This design comes from an exercise in tuning for small area on the open sky130 flow, not from production work. At most, simulation tests tie the RTL to the original design; equivalence was not proved. Some runs may be left out. An edit can pass the tests and still lose a function that they never use. Only the layout flow was run in run 2; the RTL was not checked for function there. Power is estimated from default activity; no workload was simulated.

Fig. 1: run 1, path with the least slack
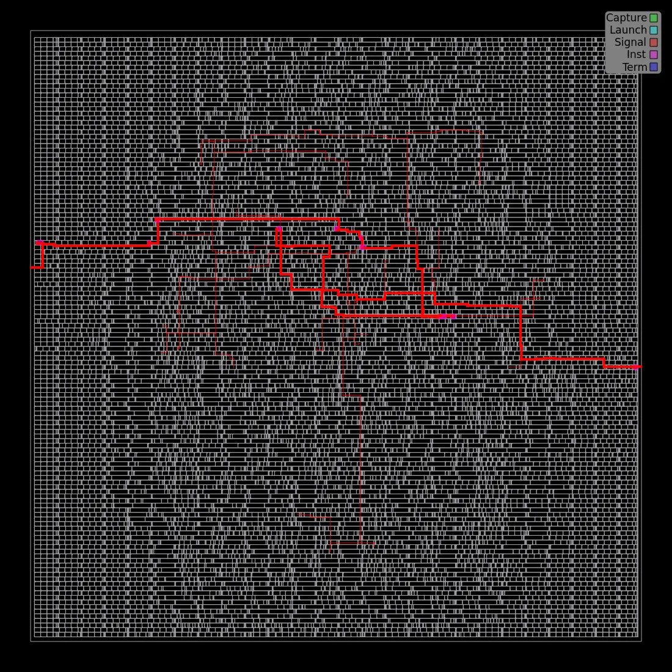
Fig. 2: run 1, cell classes on the final placement
Scale: 1 px per µm. Fill, decap, tap and diode cells in gray.
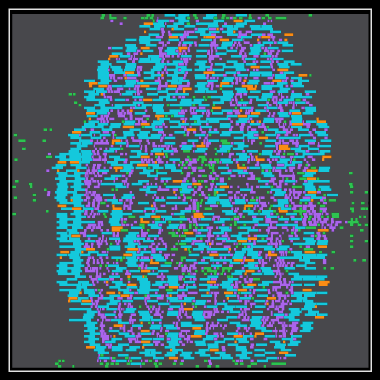
Fig. 3: run 1, M1 wires
Scale: 1 px per µm.
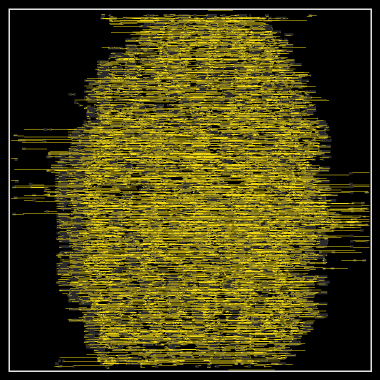
==> design.v <==
module zacore_rf #(
) (
    input logic i_clk,
    input logic i_rst, 
    input logic [4:0] rs1_index,
    input logic [4:0] rs2_index,
    input logic [4:0] rd_index,
    output logic [31:0] rs1,
    output logic [31:0] rs2,
    input logic [31:0] rd,
    input logic rd_write_enable
);
logic [31:0] rf [31:1];
logic [31:0] rf_read [31:0];
always_comb begin
    rf_read[0] = 32'b0;
    for (int i = 1; i < 32; i++)
        rf_read[i] = rf[i];
end
always_comb begin
    if (rd_write_enable && (rs1_index == rd_index)) begin
        rs1 = rd;
    end else begin
        rs1 = rf_read[rs1_index];
    end
end
always_comb begin
    if (rd_write_enable && (rs2_index == rd_index)) begin
        rs2 = rd;
    end else begin
        rs2 = rf_read[rs2_index];
    end
end
always_ff @(posedge i_clk) begin
    if (i_rst) begin
    end else begin
        if (rd_write_enable && (rd_index != 5'b00000)) begin
            rf[rd_index] <= rd;
        end
    end
end
endmodule
==> run.sh <==
#!/bin/bash
# synth_recipe.tcl (not shown) runs the flow's synth.tcl, then flattens the netlist and writes it again
# the make line also repeats each setting of config.mk as NAME=value (left out here)
make -C /OpenROAD-flow-scripts/flow DESIGN_CONFIG=/design/flow/config.mk WORK_HOME=/design/flow/orfs CLKGATE_MAP_FILE= SYNTH_SCRIPT=/design/flow/synth_recipe.tcl finish
==> config.mk <==
export PLATFORM = sky130hd
export DESIGN_NAME = zacore_rf
export DESIGN_NICKNAME = zacore_rf
export VERILOG_FILES = /design/flow/design.v
export SDC_FILE = /design/flow/constraint.sdc
export NUM_CORES = 4
export LEC_CHECK = 0
export CAP_MARGIN = 20
export CORE_MARGIN = 2
export CORE_UTILIZATION = 35
export SLEW_MARGIN = 20
==> constraint.sdc <==
create_clock -name core_clock -period 7.5 [get_ports {i_clk}]
set_input_delay 1.5000 -clock core_clock [delete_from_list [all_inputs] [get_ports {i_clk}]]
set_output_delay 1.5000 -clock core_clock [all_outputs]
set_load 0.01 [all_outputs]
==> results.cfg, run 1 <==
[layout]
most-common-layout-cells = 992 x edfxtp_1, 539 x a22oi_1, 249 x buf_4, 153 x mux2i_1, 151 x and3_1
postLayoutCellArea_um2 = 52810
largestRegisters = rf: 992 flops
drive_gt1_share_pct = 16.23
layout_commonest_cell = edfxtp_1
largest_reg_flops = 992
final_cells = 5202
top_register = rf
fin_nets = 3494

[power]
irDropWorstVdd_mv = 0.1717
totalPowerFinal_uw = 12380

[clocking]
path_clk_slew_ps = 60
cts_sinks = 992
cts-root-buf = clkbuf_16
post_cts_buffers = 0
cts_tree = built
cts_resized = 0

[yosys]
synth_area_per_cell_um2 = 13.86
syn_inst = 3208
synthMuxAreaShare_pct = 3.723
yosys_warnings = 2
yosysTopAreaCellShare_pct = 66.99
synthAdderAreaFrac_pct = 0
yosys-top-cells-area = edfxtp_1 67%, a22oi_1 9.1%, mux2i_1 3.4%, and3_1 2.2%, nand4_1 1.7%
ys_types = 74
synth-compound-area-share_pct = 16.67
async_flop_share_pct = 0
yosysMostFrequentCell = edfxtp_1
yosys.area_share.xor_xnor_pct = 0.1970

[run]
drv_cap = 0

[place]
placed_cell_area_um2 = 49410
portBuffers = 113
gp_congestion = 1.003
placed_cells = 4986
dp_slack_ps = 535.3
dp_hpwl_um = 139000

[die]
placementRows = 130
initial_core_util_pct = 35.32
ios = 114
dieHeight_um = 360.4
die_area_um2 = 129900

[setup_path]
worst_ep_arrival_time_ps = 5800
setup.worst_path.start_class = input port
crit_path_end_kind = output port

[run_status]
outcome = no timing/DRC/antenna violations

[drt]
vias = 38810
via_per_inst = 7.461
wl_per_cell_um = 44.08

[timing]
drv_slew = 0
fmax_ghz = 0.1370
rsz0062_at_grt = no
max_slew_margin_pct = 20.04
finalCritPeriodShare_pct = 97.35
worst_pin_slew_ps = 1196

[global_routing]
antenna_found_initial = 17
grt_use_total_pct = 33.89
-- Fig. 1 (at the start) --
total negative slack: 0 ps
Final Core Density: 41.95%
Final Critical Period: 7302 ps
final setup margin: 198.4 ps

-- Fig. 2 (at the start) --
Key: purple = remaining logic cells [cells 1963]; orange = clock drivers and dummy loads [cells 190]; green = remaining buffers and delay cells [cells 386]; cyan = sequential cells [cells 992]

-- Fig. 3 (at the start) --
3328 nets have wire on it. The layer carries 79.6 mm of wire. The wires run mostly horizontal. The layer holds 35% of the routed length.

==> run 1: path summary, 6_finish.rpt <==
| path | startpoint | end | slack, ps | cells past startpoint |
|---|---|---|---|---|
| max | rs2_index[0] | rs2[4] | 200 | 10 |
| min | rd[17] | rf[21][17] | 1340 | 1 |
==> run 1: cell type report <==
cell class	count	share of cell area, %
diodes	21	0.09950
clock buffers	117	4.980
well taps	1650	3.909
repair buffers	386	6.574
flip-flops and latches	992	56.40
clock inverters	73	1.189
inverters	10	0.07107
multi-input cells	1953	26.77
==> run 1: metal layers <==
layer  global-route usage [%]  vias up  routed length (µm)
met5                        0        -                  79
met4                    21.80       12               18870
met3                    15.00     1212               41160
met2                    45.98     4866               89580
met1                    43.65    18830               79620
li1                         -    13890                   -
==> run 1: critical path: stages <==
cell and delay (ps):
buf_4 490, or2_2 730, nor2_4 70, buf_4 300
a2111oi_0 470, nand3_1 160, nor4_1 980, buf_4 250
o21ai_0 160, clkdlybuf4s50_1 570
==> run 1: power by group <==
group	switching (µW)	total, µW	internal [µW]	leakage, µW
Combinational	739	1090	350	0.00689
Clock	2280	5130	2860	0.00160
Sequential	22.4	6160	6140	0.00892
Fig. 4: run 1, placement density heat map
Scale: 1 px per µm. 36 x 36 tiles, from dark purple (low) to yellow (high), 0 to 100% covered.
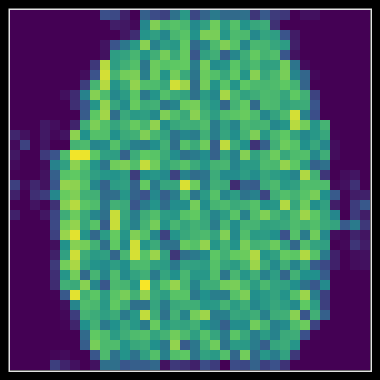

==> run 2: changes to the inputs <==
==> design.v (replaced) <==
module zacore_rf #(
) (
    input logic i_clk,
    input logic i_rst, 
    input logic [4:0] rs1_index,
    input logic [4:0] rs2_index,
    input logic [4:0] rd_index,
    output logic [31:0] rs1,
    output logic [31:0] rs2,
    input logic [31:0] rd,
    input logic rd_write_enable
);
logic [31:0] rf [31:1];
logic [31:0] sel1, sel2;
logic [31:0] term [31:0];
assign sel1[0] = rd_write_enable && (rs1_index == rd_index);
assign sel2[0] = rd_write_enable && (rs2_index == rd_index);
always_comb begin
    for (int i = 1; i < 32; i++) begin
        sel1[i] = !sel1[0] && (rs1_index == 5'(i));
        sel2[i] = !sel2[0] && (rs2_index == 5'(i));
    end
end
always_comb begin
    term[0] = rd;
    for (int i = 1; i < 32; i++)
        term[i] = rf[i];
end
genvar b;
generate
    for (b = 0; b < 32; b++) begin : g_bit
        logic [31:0] col;
        for (genvar i = 0; i < 32; i++) begin : g_col
            assign col[i] = term[i][b];
        end
        zacore_rf_sel32 u_rs1 (.sel(sel1), .d(col), .y(rs1[b]));
        zacore_rf_sel32 u_rs2 (.sel(sel2), .d(col), .y(rs2[b]));
    end
endgenerate
always_ff @(posedge i_clk) begin
    if (i_rst) begin
    end else begin
        if (rd_write_enable && (rd_index != 5'b00000)) begin
            rf[rd_index] <= rd;
        end
    end
end
endmodule
module zacore_rf_sel32 (
    input  logic [31:0] sel,
    input  logic [31:0] d,
    output logic        y
);
    logic [10:0] n;
    for (genvar k = 0; k < 10; k++) begin : g_aoi
        zacore_rf_aoi222 u (
            .a1(sel[3*k]),   .a2(d[3*k]),
            .b1(sel[3*k+1]), .b2(d[3*k+1]),
            .c1(sel[3*k+2]), .c2(d[3*k+2]),
            .y(n[k]));
    end
    zacore_rf_aoi22 u_last (.a1(sel[30]), .a2(d[30]), .b1(sel[31]), .b2(d[31]), .y(n[10]));
    assign y = ~&n;
endmodule
module zacore_rf_aoi222 (
    input  logic a1, a2, b1, b2, c1, c2,
    output logic y
);
    assign y = ~((a1 & a2) | (b1 & b2) | (c1 & c2));
endmodule
module zacore_rf_aoi22 (
    input  logic a1, a2, b1, b2,
    output logic y
);
    assign y = ~((a1 & a2) | (b1 & b2));
endmodule
--- a/config.mk
+++ b/config.mk
@@ -7,5 +7,6 @@
 export LEC_CHECK = 0
 export CAP_MARGIN = 20
 export CORE_MARGIN = 2
-export CORE_UTILIZATION = 35
+export CORE_UTILIZATION = 55
 export SLEW_MARGIN = 20
+export SYNTH_HIERARCHICAL = 1
Fig. 5: run 2, placement density heat map
Scale: 1.5 px per µm. 27 x 27 tiles, from dark purple (low) to yellow (high), 0 to 100% covered.
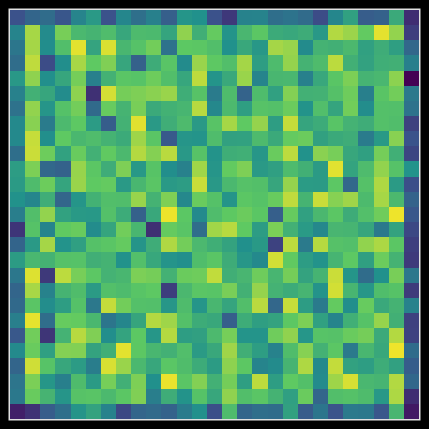
25% of the tiles are over 75% full. The mean over all tiles is 62%. 0.10% of the tiles are nearly empty. The fullest tile reaches 98%.

Fig. 6: run 2, M1 wires
Scale: 1.5 px per µm.
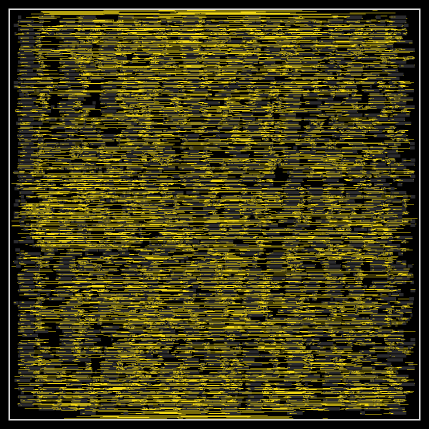
The wires run mostly horizontal. The layer carries 53.0 mm of wire.

==> run 2 against run 1 <==
Against the previous run: largest cell class unchanged; die area shrank 43%; critical endpoint is now rs1[26]; hold slack gained 26 ps; critical path depth is the same; wire length shrank 32%; clock power shrank 5.5%; clock-buffer cell count grew 2; setup slack gained 110 ps; combinational power shrank 27%; global-route usage grew 7.2 points; sequential share of layout area grew 6.4 points.
==> results.cfg, run 2 <==
[run_status]
outcome = no timing/DRC/antenna violations

[clocking]
cts_sinks = 992
path_clk_slew_ps = 70
cts-root-buf = clkbuf_16
post_cts_buffers = 0
cts_made_buffers = 98
cts_tree = built
h-tree-depth = 3
cts_resized = 0
hold_buffers = 0

[layout]
layout_commonest_cell = edfxtp_1
area_growth_pct = 19.41
largestRegisters = rf: 992 flops
fillCellCount = 4834
n_antenna_cell = 2
most-common-layout-cells = 992 x edfxtp_1, 640 x a222oi_1, 156 x buf_4, 130 x nand4_1, 108 x clkdlybuf4s50_1
seq_cells = 992
largest_reg_flops = 992
post-route-util_pct = 66.35
multi_input_comb_cells = 1118
multi_input_area_share_pct = 22.68
final_cells = 3526
seqAreaFraction_pct = 62.80
signal_buffers = 284
postLayoutCellArea_um2 = 47430
fin_nets = 2544
multi_input_area_um2 = 10760
clkbuf_count = 119
top_register = rf
drive_gt1_share_pct = 18.80
n_all_inverters = 0
largest_cell_class = flip-flops and latches
final-nonclk-buf-share_pct = 5.413
clockNetworkAreaShare_pct = 6.589

[timing]
hold_violations = 0
drv_slew = 0
worst_pin_slew_ps = 1251
max_slew_margin_pct = 16.43
rsz0062_at_grt = no
finalCritPeriodShare_pct = 95.91
setup_slack_ps = 306.8
fmax_ghz = 0.1390
tns_ps = 0
period_minus_slack_ps = 7193

[yosys]
synth-compound-area-share_pct = 19.40
yosys_warnings = 8
yosysMostFrequentCell = edfxtp_1
synth_area_per_cell_um2 = 18.55
ys_types = 31
syn_inst = 2141
async_flop_share_pct = 0
yosysTopAreaCellShare_pct = 74.99
yosysTopAreaCell = edfxtp_1
ys_seq_area_share_pct = 74.99
yosys-top-cells-area = edfxtp_1 75%, a222oi_1 16%, nand4_1 2.0%, a22oi_2 2.0%, or3_1 1.1%
synthMuxAreaShare_pct = 0
yosys.area_share.xor_xnor_pct = 0.2205
synthAdderAreaFrac_pct = 0

[die]
tap-cell-count = 950
placementRows = 98
dieHeight_um = 272.7
initial_core_util_pct = 55.57
die_area_um2 = 74390
ios = 114
core-area_um2 = 71490

[global_routing]
grt_use_total_pct = 41.12
antenna_found_initial = 8
grt.busiest_layer = met2
use_met1_pct = 54.41
grt.met2_usage_pct = 59.98
use_met3_pct = 16.98

[drt]
vias = 29840
drt-met1-wl_um = 53000
top_layer = met5
wl_met2_um = 67530
via_per_inst = 8.461
wl_met3_um = 27550
wl_per_cell_um = 43.96

[power]
p_switching_uw = 2640
p_seq_share_pct = 52.2
powerDensity_nw_per_um2 = 248.8
clock_power_share_pct = 41.1
pwr-share-comb_pct = 6.7
intPower_uw = 9159
switching_share_pct = 22.38
irDropWorstVdd_mv = 0.1854
totalPowerFinal_uw = 11800

[setup_path]
worst_ep_arrival_time_ps = 5690
setup.worst_path.start_class = input port
crit_path_end_kind = output port

[place]
placed_cells = 3341
portBuffers = 113
placed_cell_area_um2 = 44260
gp_congestion = 0.9180
dp_slack_ps = 434.5
dp_hpwl_um = 88850

[run]
drv_cap = 0

[hold_path]
min_delay_path_depth = 1
hp-start = rd[29]
hold_end = rf[7][29]
[run 2: logic make-up after synthesis]
family	count (synthesis)
buffers and inverters	31
xor gates and xnor gates	10
and+or+nand+nor	342
AOI/OAI and AO/OA	766
DFF	992
[run 2: power groups by stage]
| stage | logic [µW] | clock network [µW] | registers, µW |
|---|---|---|---|
| 3_3_place_gp | 756 | 0 | 6270 |
| 2_1_floorplan | 279 | 0 | 6270 |
| 3_5_place_dp | 770 | 0 | 6270 |
| 4_1_cts | 771 | 4850 | 6160 |
| 6_report | 796 | 4850 | 6160 |
| 5_1_grt | 815 | 5080 | 6160 |
[run 2: worst max path at each step]
stage                       startpoint       to  slack, ps  cells past startpoint
after global routing       rd_index[3]  rs1[19]        210                     10
after global placement    rs2_index[1]  rs2[19]        420                      9
after detailed placement   rd_index[3]  rs1[19]        430                     10
after floorplan           rs1_index[1]   rs1[0]         80                      8
after CTS                  rd_index[3]  rs1[19]        420                     10
final                      rd_index[3]  rs1[26]        310                     10
[run 2: critical path, stage by stage]
cell             delay [ps]
clkdlybuf4s50_1         590
xor2_1                  270
nor4_4                  730
buf_12                  300
a211oi_4                 80
buf_4                   370
a222oi_1                540
nand4_1                 300
or3_1                   480
clkdlybuf4s50_1         490
Fig. 7: run 2, nets reached from selected ports
Scale: 2 px per µm.
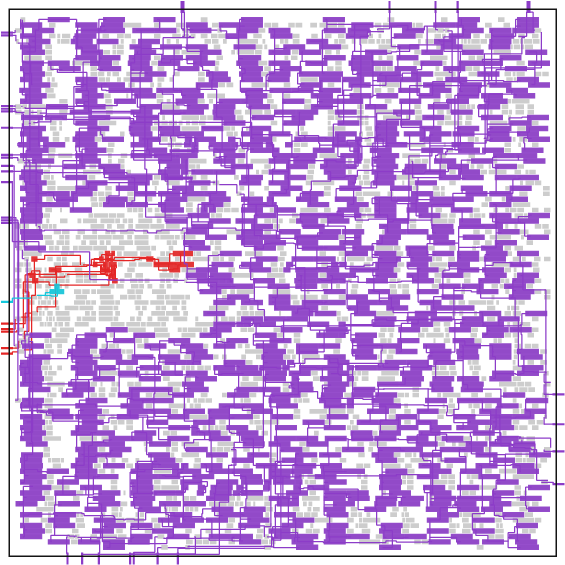

==> run 3: changes to the inputs <==
--- a/design.v
+++ b/design.v
@@ -13,14 +13,18 @@
 logic [31:0] rf [31:1];
 logic [31:0] sel1, sel2;
 logic [31:0] term [31:0];
+logic [31:1] wdec, dec1, dec2;
+always_comb begin
+    for (int i = 1; i < 32; i++) begin
+        wdec[i] = rd_write_enable && (rd_index == 5'(i));
+        dec1[i] = (rs1_index == 5'(i));
+        dec2[i] = (rs2_index == 5'(i));
+        sel1[i] = dec1[i] && !wdec[i];
+        sel2[i] = dec2[i] && !wdec[i];
+    end
+end
 assign sel1[0] = rd_write_enable && (rs1_index == rd_index);
 assign sel2[0] = rd_write_enable && (rs2_index == rd_index);
-always_comb begin
-    for (int i = 1; i < 32; i++) begin
-        sel1[i] = !sel1[0] && (rs1_index == 5'(i));
-        sel2[i] = !sel2[0] && (rs2_index == 5'(i));
-    end
-end
 always_comb begin
     term[0] = rd;
     for (int i = 1; i < 32; i++)
==> flow/run.sh (new file) <==
#!/bin/bash
# The standard ORFS layout (standard.sh, standard synthesis) with these
# layout changes:
#  - cells that synthesis sized up start at size _1 (flow/downsize.tcl), and
#    ABC's buffers are removed instead of sizing gates on wire-load timing;
#  - port buffers use the smallest buffer;
#  - clock tree: clkbuf_8 only, clusters of up to 16 sinks within 60 um, no
#    dummy loads.
# The make/ORFS output goes to standard.log; each ORFS step keeps its own log
# under orfs/logs.
set -euo pipefail
here=$(pwd)
bash standard.sh \
  "PRE_FLOORPLAN_TCL=$here/flow/downsize.tcl" \
  "REMOVE_ABC_BUFFERS=1" \
  "BUFFER_PORTS_ARGS=-buffer_cell sky130_fd_sc_hd__buf_1" \
  "CTS_ARGS=-sink_clustering_enable -repair_clock_nets -dont_use_dummy_load -buf_list sky130_fd_sc_hd__clkbuf_8 -sink_clustering_size 16 -sink_clustering_max_diameter 60" \
  finish > standard.log 2>&1
==> flow/downsize.tcl (new file) <==
# Before floorplanning: set every combinational cell that synthesis sized up
# back to its smallest (_1) variant of the same function. Later repair steps
# size up again only where placement-based timing, slew or load need it.
set db [ord::get_db]
set block [ord::get_db_block]
set n 0
foreach inst [$block getInsts] {
  set name [[$inst getMaster] getName]
  if {[regexp {^(sky130_fd_sc_hd__[a-z0-9]+)_([0-9]+)$} $name -> base size] && $size > 1} {
    set small [$db findMaster ${base}_1]
    if {$small != "NULL"} {
      $inst swapMaster $small
      incr n
    }
  }
}
puts "downsize.tcl: set $n instances to their _1 variant"
==> standard.sh (new file) <==
#!/bin/bash
# synth_recipe.tcl (not shown) runs the flow's synth.tcl, then flattens the netlist and writes it again
# the make line also repeats each setting of config.mk as NAME=value (left out here)
make -C /OpenROAD-flow-scripts/flow DESIGN_CONFIG=/design/flow/config.mk WORK_HOME=/design/flow/orfs CLKGATE_MAP_FILE= SYNTH_SCRIPT=/design/flow/synth_recipe.tcl "${@:-finish}"
--- a/config.mk
+++ b/config.mk
@@ -7,6 +7,6 @@
 export LEC_CHECK = 0
 export CAP_MARGIN = 20
 export CORE_MARGIN = 2
-export CORE_UTILIZATION = 55
+export CORE_UTILIZATION = 50
 export SLEW_MARGIN = 20
 export SYNTH_HIERARCHICAL = 1
removed: run.sh
Fig. 8: run 3, nets reached from selected ports
Scale: 2 px per µm.
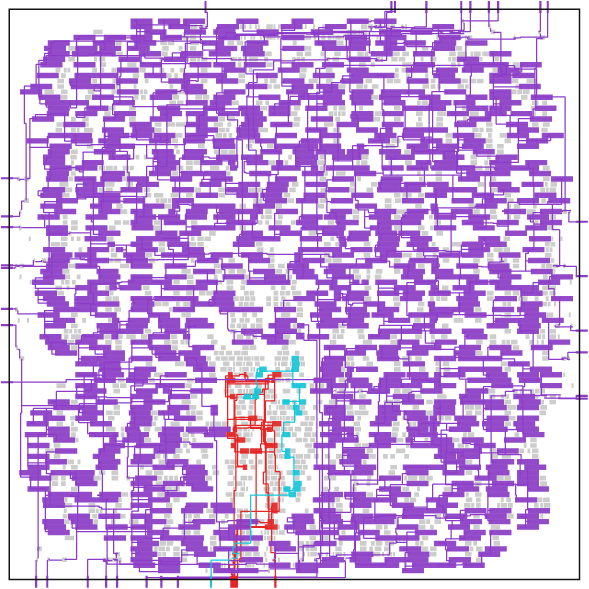
Key: cyan = `i_rst` [bits 1, direction input, end cells 22, buffers 2, wire 231 µm]; purple = `rd` [bits 32, direction input, end cells 1056, buffers 61, wire 13000 µm]; red = `rs2_index` [bits 5, direction input, end cells 27, buffers 5, wire 956 µm]

==> run 3 against run 2 <==
Against the previous run: critical endpoint is now rs1[1]; critical path depth down 1; clock power is 47% lower; global-route usage is 3.9 points lower; still clean.
==> results.cfg, run 3 <==
[die]
initial_core_util_pct = 50.66
tap-cell-count = 1040
dieHeight_um = 284.4
die_area_um2 = 80870
ios = 114
core-area_um2 = 77590

[timing]
worst_pin_slew_ps = 1164
max_slew_margin_pct = 22.01
period_minus_slack_ps = 6394
hold_violations = 0
tns_ps = 0
rsz0062_at_grt = no

[power]
powerDensity_nw_per_um2 = 213.7
irDropWorstVdd_mv = 0.1260

[place]
dp_hpwl_um = 87640
portBuffers = 113
gp_congestion = 0.9560

[layout]
n_antenna_cell = 5
post-route-util_pct = 56.39
layout_commonest_cell = edfxtp_1
signal_buffers = 280
seq_cells = 992
largestRegisters = rf: 992 flops
seqAreaFraction_pct = 68.08
largest_reg_flops = 992
clockNetworkAreaShare_pct = 2.359
fin_nets = 2544
top_register = rf
multi_input_area_share_pct = 22.69
largest_cell_class = flip-flops and latches
final-nonclk-buf-share_pct = 3.872
multi_input_comb_cells = 1145

[clocking]
post_cts_buffers = 0
cts_made_buffers = 75
cts_sinks = 992
h-tree-depth = 3
hold_buffers = 0
cts_tree = built

[setup_path]
crit_path_end_kind = output port
setup.worst_path.start_class = input port
worst_ep_arrival_time_ps = 4890

[hold_path]
hold_end = rf[12][22]
min_delay_path_depth = 2
hp-start = rd[22]

[run_status]
outcome = no timing/DRC/antenna violations

[run]
drv_cap = 0

[yosys]
yosys_warnings = 10

[drt]
wl_per_cell_um = 43.66
via_per_inst = 8.374

[global_routing]
grt_use_total_pct = 37.22
antenna_found_initial = 6
Fig. 9: run 3, cell classes on the final placement
Scale: 1.5 px per µm. Fill, decap, tap and diode cells in gray.
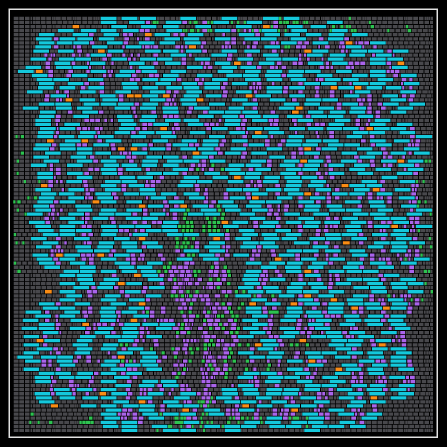
Key: green = remaining buffers and delay cells [cells 280]; cyan = sequential cells [cells 992]; purple = remaining logic cells [cells 1145]; orange = clock-net drivers [cells 75]

run 3: report_power, final:
part / internal (µW) / leakage (µW) / total, µW / switching (µW)
combinational: 171 / 0.00354 / 631 / 460
clock: 900 / 0.000539 / 2570 / 1670
sequential: 6130 / 0.00892 / 6150 / 17.0
run 3: layer usage:
metal  vias to the layer above  track usage (%)  wire length, µm
met3                       565            12.36            24360
met5                         -                0                0
met2                      2924            57.34            70180
li1                      11350                -                -
met1                     14780            46.37            50250
met4                         0            21.04             9635
run 3: worst max-delay path, stage by stage:
cell and delay (ps):
buf_1 620, nand4b_1 520, nor2_1 380, nor3_2 90, buf_4 330, a222oi_1 510, nand4_1 290, or3_1 490
buf_1 150
run 3: metrics by stage:
stage / hold WS [ps] / worst slack, ps / instances / total power (µW) / cell area, µm²
3_3_place_gp: 1988 / 1270 / 3456 / 6869 / 42680
6_report: 1271 / 1106 / 3537 / 9351 / 43760
4_1_cts: 1242 / 1234 / 3531 / 9333 / 43710
2_1_floorplan: 1599 / 1074 / 2137 / 6518 / 39210
5_1_grt: 1272 / 1087 / 3534 / 9571 / 43750
3_5_place_dp: 2002 / 1234 / 3456 / 6880 / 42680
Fig. 10: run 3, M1 wires
Scale: 1.5 px per µm.
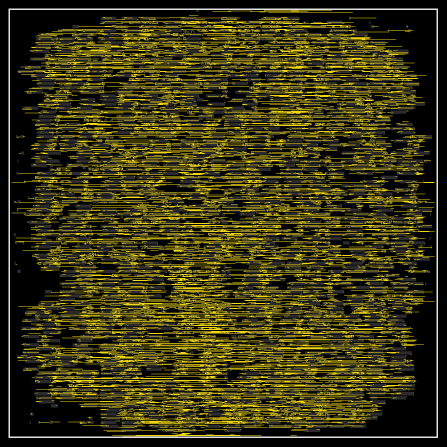

==> run 4: changes to the inputs <==
--- a/design.v
+++ b/design.v
@@ -13,18 +13,31 @@
 logic [31:0] rf [31:1];
 logic [31:0] sel1, sel2;
 logic [31:0] term [31:0];
-logic [31:1] wdec, dec1, dec2;
+logic [3:0]  hi1, hi2;
+logic [7:0]  lo1, lo2;
+logic [31:1] nwdec;
 always_comb begin
-    for (int i = 1; i < 32; i++) begin
-        wdec[i] = rd_write_enable && (rd_index == 5'(i));
-        dec1[i] = (rs1_index == 5'(i));
-        dec2[i] = (rs2_index == 5'(i));
-        sel1[i] = dec1[i] && !wdec[i];
-        sel2[i] = dec2[i] && !wdec[i];
+    for (int g = 0; g < 4; g++) begin
+        hi1[g] = (rs1_index[4:3] == 2'(g));
+        hi2[g] = (rs2_index[4:3] == 2'(g));
     end
+    for (int l = 0; l < 8; l++) begin
+        lo1[l] = (rs1_index[2:0] == 3'(l));
+        lo2[l] = (rs2_index[2:0] == 3'(l));
+    end
+end
+always_comb begin
+    for (int i = 1; i < 32; i++)
+        nwdec[i] = !(rd_write_enable && (rd_index == 5'(i)));
 end
 assign sel1[0] = rd_write_enable && (rs1_index == rd_index);
 assign sel2[0] = rd_write_enable && (rs2_index == rd_index);
+generate
+    for (genvar i = 1; i < 32; i++) begin : g_sel
+        zacore_rf_and3 u_sel1 (.a(hi1[i / 8]), .b(lo1[i % 8]), .c(nwdec[i]), .y(sel1[i]));
+        zacore_rf_and3 u_sel2 (.a(hi2[i / 8]), .b(lo2[i % 8]), .c(nwdec[i]), .y(sel2[i]));
+    end
+endgenerate
 always_comb begin
     term[0] = rd;
     for (int i = 1; i < 32; i++)
@@ -78,3 +91,9 @@
 );
     assign y = ~((a1 & a2) | (b1 & b2));
 endmodule
+module zacore_rf_and3 (
+    input  logic a, b, c,
+    output logic y
+);
+    assign y = a & b & c;
+endmodule
Fig. 11: run 4, M1 wires
Scale: 1.5 px per µm.
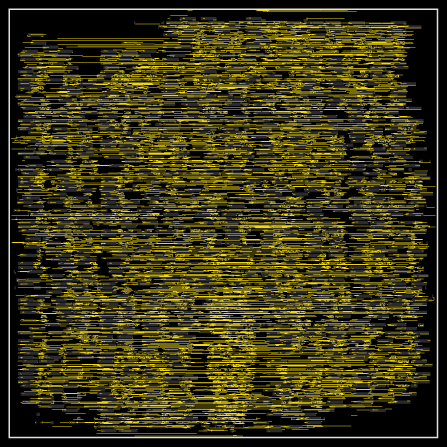
2425 nets have wire on it. The layer holds 32% of the routed length.

Fig. 12: run 4, cell classes on the final placement
Scale: 1.5 px per µm. Fill, decap, tap and diode cells in gray.
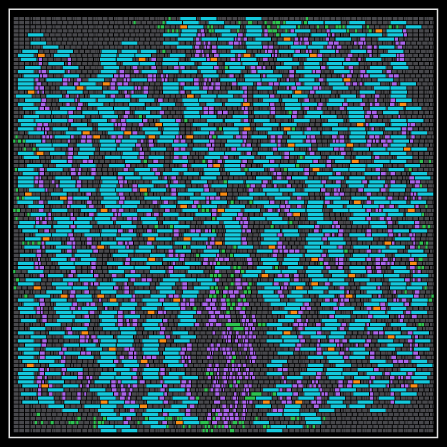
Key: green = remaining buffers and delay cells [cells 222]; purple = remaining logic cells [cells 1153]; cyan = sequential cells [cells 992]; orange = clock-net drivers [cells 81]

==> run 4 against run 3 <==
Against the previous run: still clean; power up 0.93%; combinational power about the same; clock power increased by 4%; fmax is 0.92% lower; wire length rose by 4.3%; largest cell class unchanged; largest power group unchanged.
==> results.cfg, run 4 <==
[clocking]
post_cts_buffers = 0
hold_buffers = 0
h-tree-depth = 3
cts_made_buffers = 81
cts-root-buf = clkbuf_8
cts_resized = 0

[drt]
wl_per_cell_um = 46.17
via_per_inst = 8.574

[power]
totalPowerFinal_uw = 9437
powerDensity_nw_per_um2 = 217.9
intPower_uw = 7264
switching_share_pct = 23.03
irDropWorstVdd_mv = 0.1467

[timing]
hold_ws_ps = 1266
rsz0062_at_grt = no
finalCritPeriodShare_pct = 86.05
tns_ps = 0
fmax_ghz = 0.1550
period_minus_slack_ps = 6454

[setup_path]
worstSetupEndpoint = rs2[26]
worst_ep_arrival_time_ps = 4950
setup.worst_path.start_class = input port
cp-startpoint = rd_index[1]

[hold_path]
hold_end = rf[30][31]
min_delay_path_depth = 2

[die]
core-area_um2 = 77720
placementRows = 102
dieHeight_um = 284.6
die_area_um2 = 80980

[layout]
postLayoutCellArea_um2 = 43320
top_register = rf
largest_reg_flops = 992
largestRegisters = rf: 992 flops
final_cells = 3489
fillCellCount = 6034

[place]
gp_congestion = 0.9663
placed_cell_area_um2 = 42160
portBuffers = 113
placed_cells = 3406

[yosys]
yosysTopAreaCellShare_pct = 75.00
yosys-top-cells-area = edfxtp_1 75%, a222oi_1 16%, a22oi_2 2.0%, nand4_1 2.0%, and3_1 1.0%
yosys_warnings = 8
yosys.area_share.xor_xnor_pct = 0.2205
synthAdderAreaFrac_pct = 0
yosysTopAreaCell = edfxtp_1
ys_types = 32
syn_inst = 2163
synth-compound-area-share_pct = 18.15

[global_routing]
grt_use_total_pct = 38.69

[run_status]
outcome = no timing/DRC/antenna violations

[run]
drv_cap = 0
-- run 4: power groups by stage --
| stage | clock network (µW) | logic (µW) | registers [µW] |
|---|---|---|---|
| floorplan | 0 | 245 | 6270 |
| global placement | 0 | 596 | 6270 |
| detailed placement | 0 | 603 | 6270 |
| CTS | 2670 | 604 | 6150 |
| global route | 2860 | 641 | 6150 |
| finish | 2660 | 629 | 6150 |
-- run 4: per-layer routing --
metal,GRT usage (%),wire [µm],vias up
met5,0,13,-
met4,26.96,12840,2
met3,10.88,24750,698
met2,59.08,71970,3184
met1,47.90,51510,14790
li1,-,-,11240
-- run 4: cell type report --
| cell class | count | area (µm²) | area share (%) |
|---|---|---|---|
| Antenna cell | 1 | 2.502 | 0.005777 |
| Tap cell | 1040 | 1301 | 3.004 |
| Sequential cell | 992 | 29790 | 68.77 |
| Timing Repair Buffer | 222 | 1303 | 3.007 |
| Clock buffer | 81 | 1115 | 2.574 |
| Multi-Input combinational cell | 1153 | 9807 | 22.64 |
Fig. 13: run 4, path with the least slack
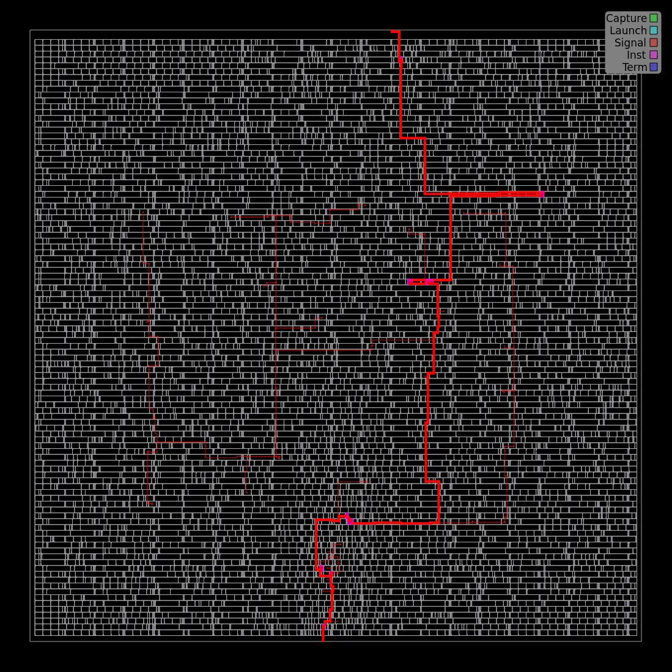

==> run 5: changes to the inputs <==
--- a/flow/run.sh
+++ b/flow/run.sh
@@ -5,7 +5,9 @@
 #    ABC's buffers are removed instead of sizing gates on wire-load timing;
 #  - port buffers use the smallest buffer;
 #  - clock tree: clkbuf_8 only, clusters of up to 16 sinks within 60 um, no
-#    dummy loads.
+#    dummy loads;
+#  - after global routing, gates off the critical paths are sized down again
+#    (ORFS's power recovery on all paths with positive slack).
 # The make/ORFS output goes to standard.log; each ORFS step keeps its own log
 # under orfs/logs.
 set -euo pipefail
@@ -15,4 +17,5 @@
   "REMOVE_ABC_BUFFERS=1" \
   "BUFFER_PORTS_ARGS=-buffer_cell sky130_fd_sc_hd__buf_1" \
   "CTS_ARGS=-sink_clustering_enable -repair_clock_nets -dont_use_dummy_load -buf_list sky130_fd_sc_hd__clkbuf_8 -sink_clustering_size 16 -sink_clustering_max_diameter 60" \
+  "RECOVER_POWER=100" \
   finish > standard.log 2>&1
--- a/config.mk
+++ b/config.mk
@@ -7,6 +7,6 @@
 export LEC_CHECK = 0
 export CAP_MARGIN = 20
 export CORE_MARGIN = 2
-export CORE_UTILIZATION = 50
+export CORE_UTILIZATION = 60
 export SLEW_MARGIN = 20
 export SYNTH_HIERARCHICAL = 1
Fig. 14: run 5, path with the least slack
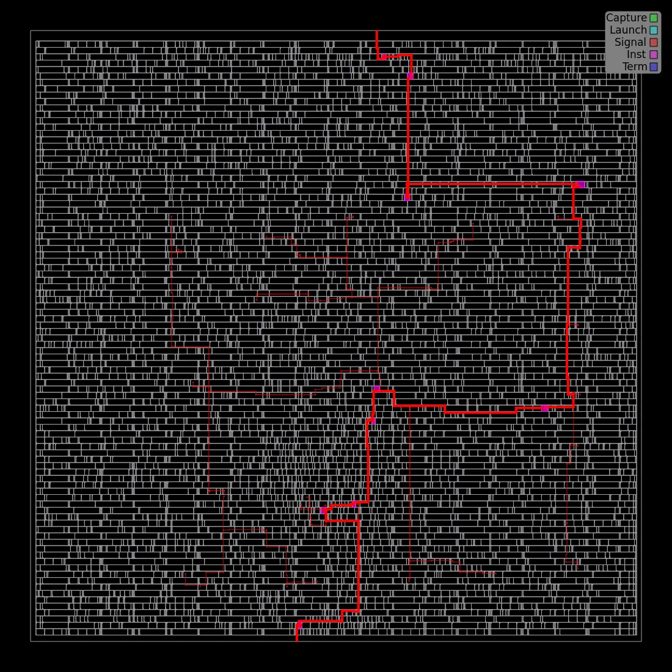
final setup margin: 453.3 ps
fin cells: 3295

==> run 5 against run 4 <==
Against the previous run: the layout now fails its checks (capacitance limit, slew limit); via count grew 2.5%; sequential share of layout area grew 1.3 points; final cell count shrank 5.6%; die area shrank 16%; utilization grew 10 points; power shrank 1.3%; critical path depth grew 1; critical endpoint is now rs1[9].
==> results.cfg, run 5 <==
[run_status]
outcome = failed layout checks
violations = capacitance limit, slew limit

[place]
placed_cell_area_um2 = 41910
placed_cells = 3217
gp_congestion = 0.9397
portBuffers = 113
dp_slack_ps = 1211
dp_hpwl_um = 87550

[timing]
max_slew_margin_pct = -154.1
finalCritPeriodShare_pct = 93.96
drv_slew = 1493
hold_violations = 0
worst_pin_slew_ps = 3811
tns_ps = 0
hold_ws_ps = 1211
period_minus_slack_ps = 7047
rsz0062_at_grt = no
fmax_ghz = 0.1419

[hold_path]
hp-start = rd[26]
hp-class = input port to flip-flop

[yosys]
yosysTopAreaCellShare_pct = 75.00
syn_inst = 2163
synth_edf_count = 992
synth-main-ff-cell = edfxtp_1
yosysTopAreaCell = edfxtp_1
ys_area_um2 = 39720
async_flop_share_pct = 0
synthTopCellsByCount = 992 x edfxtp_1, 640 x a222oi_1, 128 x nand4_1, 66 x and3_1
yosys-top-cells-area = edfxtp_1 75%, a222oi_1 16%, a22oi_2 2.0%, nand4_1 2.0%, and3_1 1.0%
yosys_warnings = 8
ys_seq_area_share_pct = 75.00
ys_ff_latch = 992
yosysMostFrequentCell = edfxtp_1
ys_types = 32

[global_routing]
grt_use_total_pct = 47.07
grt_max_degree = 34
grt_pass1_vias = 29750
antenna_found_initial = 4

[power]
switching_share_pct = 23.11
powerDensity_nw_per_um2 = 219.0
totalPowerFinal_uw = 9311
leakagePower_uw = 0.01261
powerComb_uw = 621
intPower_uw = 7159
pg_seq_uw = 6150
irDropWorstVdd_mv = 0.1869
pg_clk_uw = 2540
p_seq_share_pct = 66.1
pwr-share-comb_pct = 6.7
clock_power_share_pct = 27.2
top_power_group = sequential cells
p_switching_uw = 2152

[setup_path]
required_ps = 6000
setup.worst_path.start_class = input port
crit_chain = clkbuf_1 > nand2b_1 > nor2_1 > nand2_1 > and3_1 > buf_4 > a222oi_1 > nand4_1 > or3_1 > buf_1
crit_path_end_kind = output port
worst_ep_arrival_time_ps = 5550
slowest_delay_ps = 920
cpMaxStageDelayCell = and3_1
cp-startpoint = rd_index[0]

[layout]
drive_gt1_share_pct = 7.146
layout_commonest_cell = edfxtp_1
seqAreaFraction_pct = 70.08
n_all_inverters = 0
multi_input_comb_cells = 1153
largest_reg_flops = 992
n_antenna_cell = 5
multi_input_area_share_pct = 22.72
clkbuf_count = 72
seq_cells = 992
final-nonclk-buf-share_pct = 2.325
multi_input_area_um2 = 9659
postLayoutCellArea_um2 = 42510
post-route-util_pct = 65.71
most-common-layout-cells = 992 x edfxtp_1, 640 x a222oi_1, 128 x nand4_1, 102 x buf_1, 80 x clkbuf_1
clockNetworkAreaShare_pct = 2.331
fillCellCount = 4633
signal_buffers = 218
regArea_um2 = 29790
largestRegisters = rf: 992 flops
largest_cell_class = flip-flops and latches
fin_nets = 2487
top_register = rf

[drt]
wl_per_cell_um = 48.86
vias = 30680
route.detailed.drc = 0
via_per_inst = 9.310
drtAntennaViolNets = 0

[clocking]
h-tree-depth = 3
post_cts_buffers = 0
cts_resized = 0
hold_buffers = 0
cts_tree = built
cts-root-buf = clkbuf_8
cts_sinks = 992
cts_made_buffers = 72
path_clk_slew_ps = 90

[die]
placementRows = 93
tap-cell-count = 855
die_area_um2 = 67660
ios = 114
core-area_um2 = 64700
dieHeight_um = 260.1
initial_core_util_pct = 60.84

[run]
drv_cap = 65
Fig. 15: run 5, nets reached from selected ports
Scale: 2 px per µm.
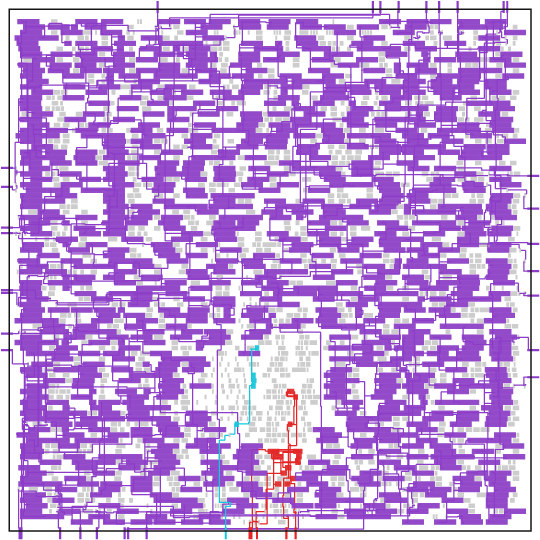
Key: purple = `rd` [bits 32, direction input, end cells 1056, buffers 64, wire 13300 µm]; red = `rs2_index` [bits 5, direction input, end cells 18, buffers 5, wire 438 µm]; cyan = `i_rst` [bits 1, direction input, end cells 5, buffers 1, wire 117 µm]

-- run 5: Yosys stat by module, one instance, submodules excluded --
module	copies in the design	cells	area [µm²]
zacore_rf_aoi22	64	1	12.51
zacore_rf	1	1141	30600
zacore_rf_aoi222	640	1	10.01
zacore_rf_sel32	64	4	23.77
zacore_rf_and3	62	1	6.256
-- run 5: kinds of logic after synthesis --
| logic type | count (synthesis) | synth area share, % |
|---|---|---|
| DFF | 992 | 75.00 |
| and+or+nand+nor | 439 | 6.408 |
| buffers and inverters | 18 | 0.2205 |
| xor gates and xnor gates | 10 | 0.2205 |
| AOI/OAI and AO/OA | 704 | 18.15 |
-- run 5: critical path, delay by kind of cell --
| kind | cells | cell delay (ps) |
|---|---|---|
| AND/OR/NAND/NOR | 6 | 2270 |
| buffers and inverters | 3 | 1130 |
| AO/OA/AOI/OAI | 1 | 650 |
-- run 5: metal layers --
layer	GRT usage (%)	vias to the layer above	share of wire [%]
li1	-	11220	-
met1	60.13	14770	31
met2	67.46	3824	42
met3	19.00	862	19
met4	29.43	2	7.8
met5	0	-	0.0062
-- run 5: final timing paths --
kind | slack [ps] | end | cells past startpoint
setup / recovery | 450 | rs1[9] | 10
hold / removal | 1210 | rf[12][26] | 1

afterwards: timing with drivers on the ports:
How much do the figures lean on ideal ports? The routed layouts below were timed once more, with nothing changed but the port constraints.
Step 1 assumes that a clkbuf_16 drives the clock port and a buf_2 every other input.
Step 2 also shifts input and output timing later by t, the mid clock arrival at the registers, as if the neighbouring blocks saw the same clock.
a / b / c = ideal / step 1 / step 2; a / b = the first two.
run | t (ns) | setup WS [ns] | worst setup path after step 2 | worst register clock-pin slew, ns | cell pins on the clock port's net
run 1 | 0.760 | 0.198 / 0.171 / 0.171 | input to output | 0.07 / 0.07 | 1
run 2 | 0.728 | 0.307 / 0.276 / 0.276 | input to output | 0.07 / 0.07 | 1
run 3 | 0.749 | 1.106 / 1.060 / 1.060 | input to output | 0.11 / 0.11 | 1
run 4 | 0.757 | 1.046 / 1.021 / 1.021 | input to output | 0.11 / 0.11 | 1
run 5 | 0.758 | 0.453 / 0.424 / 0.424 | input to output | 0.11 / 0.11 | 1
The setup slack of run 3, which loses most, moves by -0.046 ns with the drivers and by -0.046 ns with both steps.
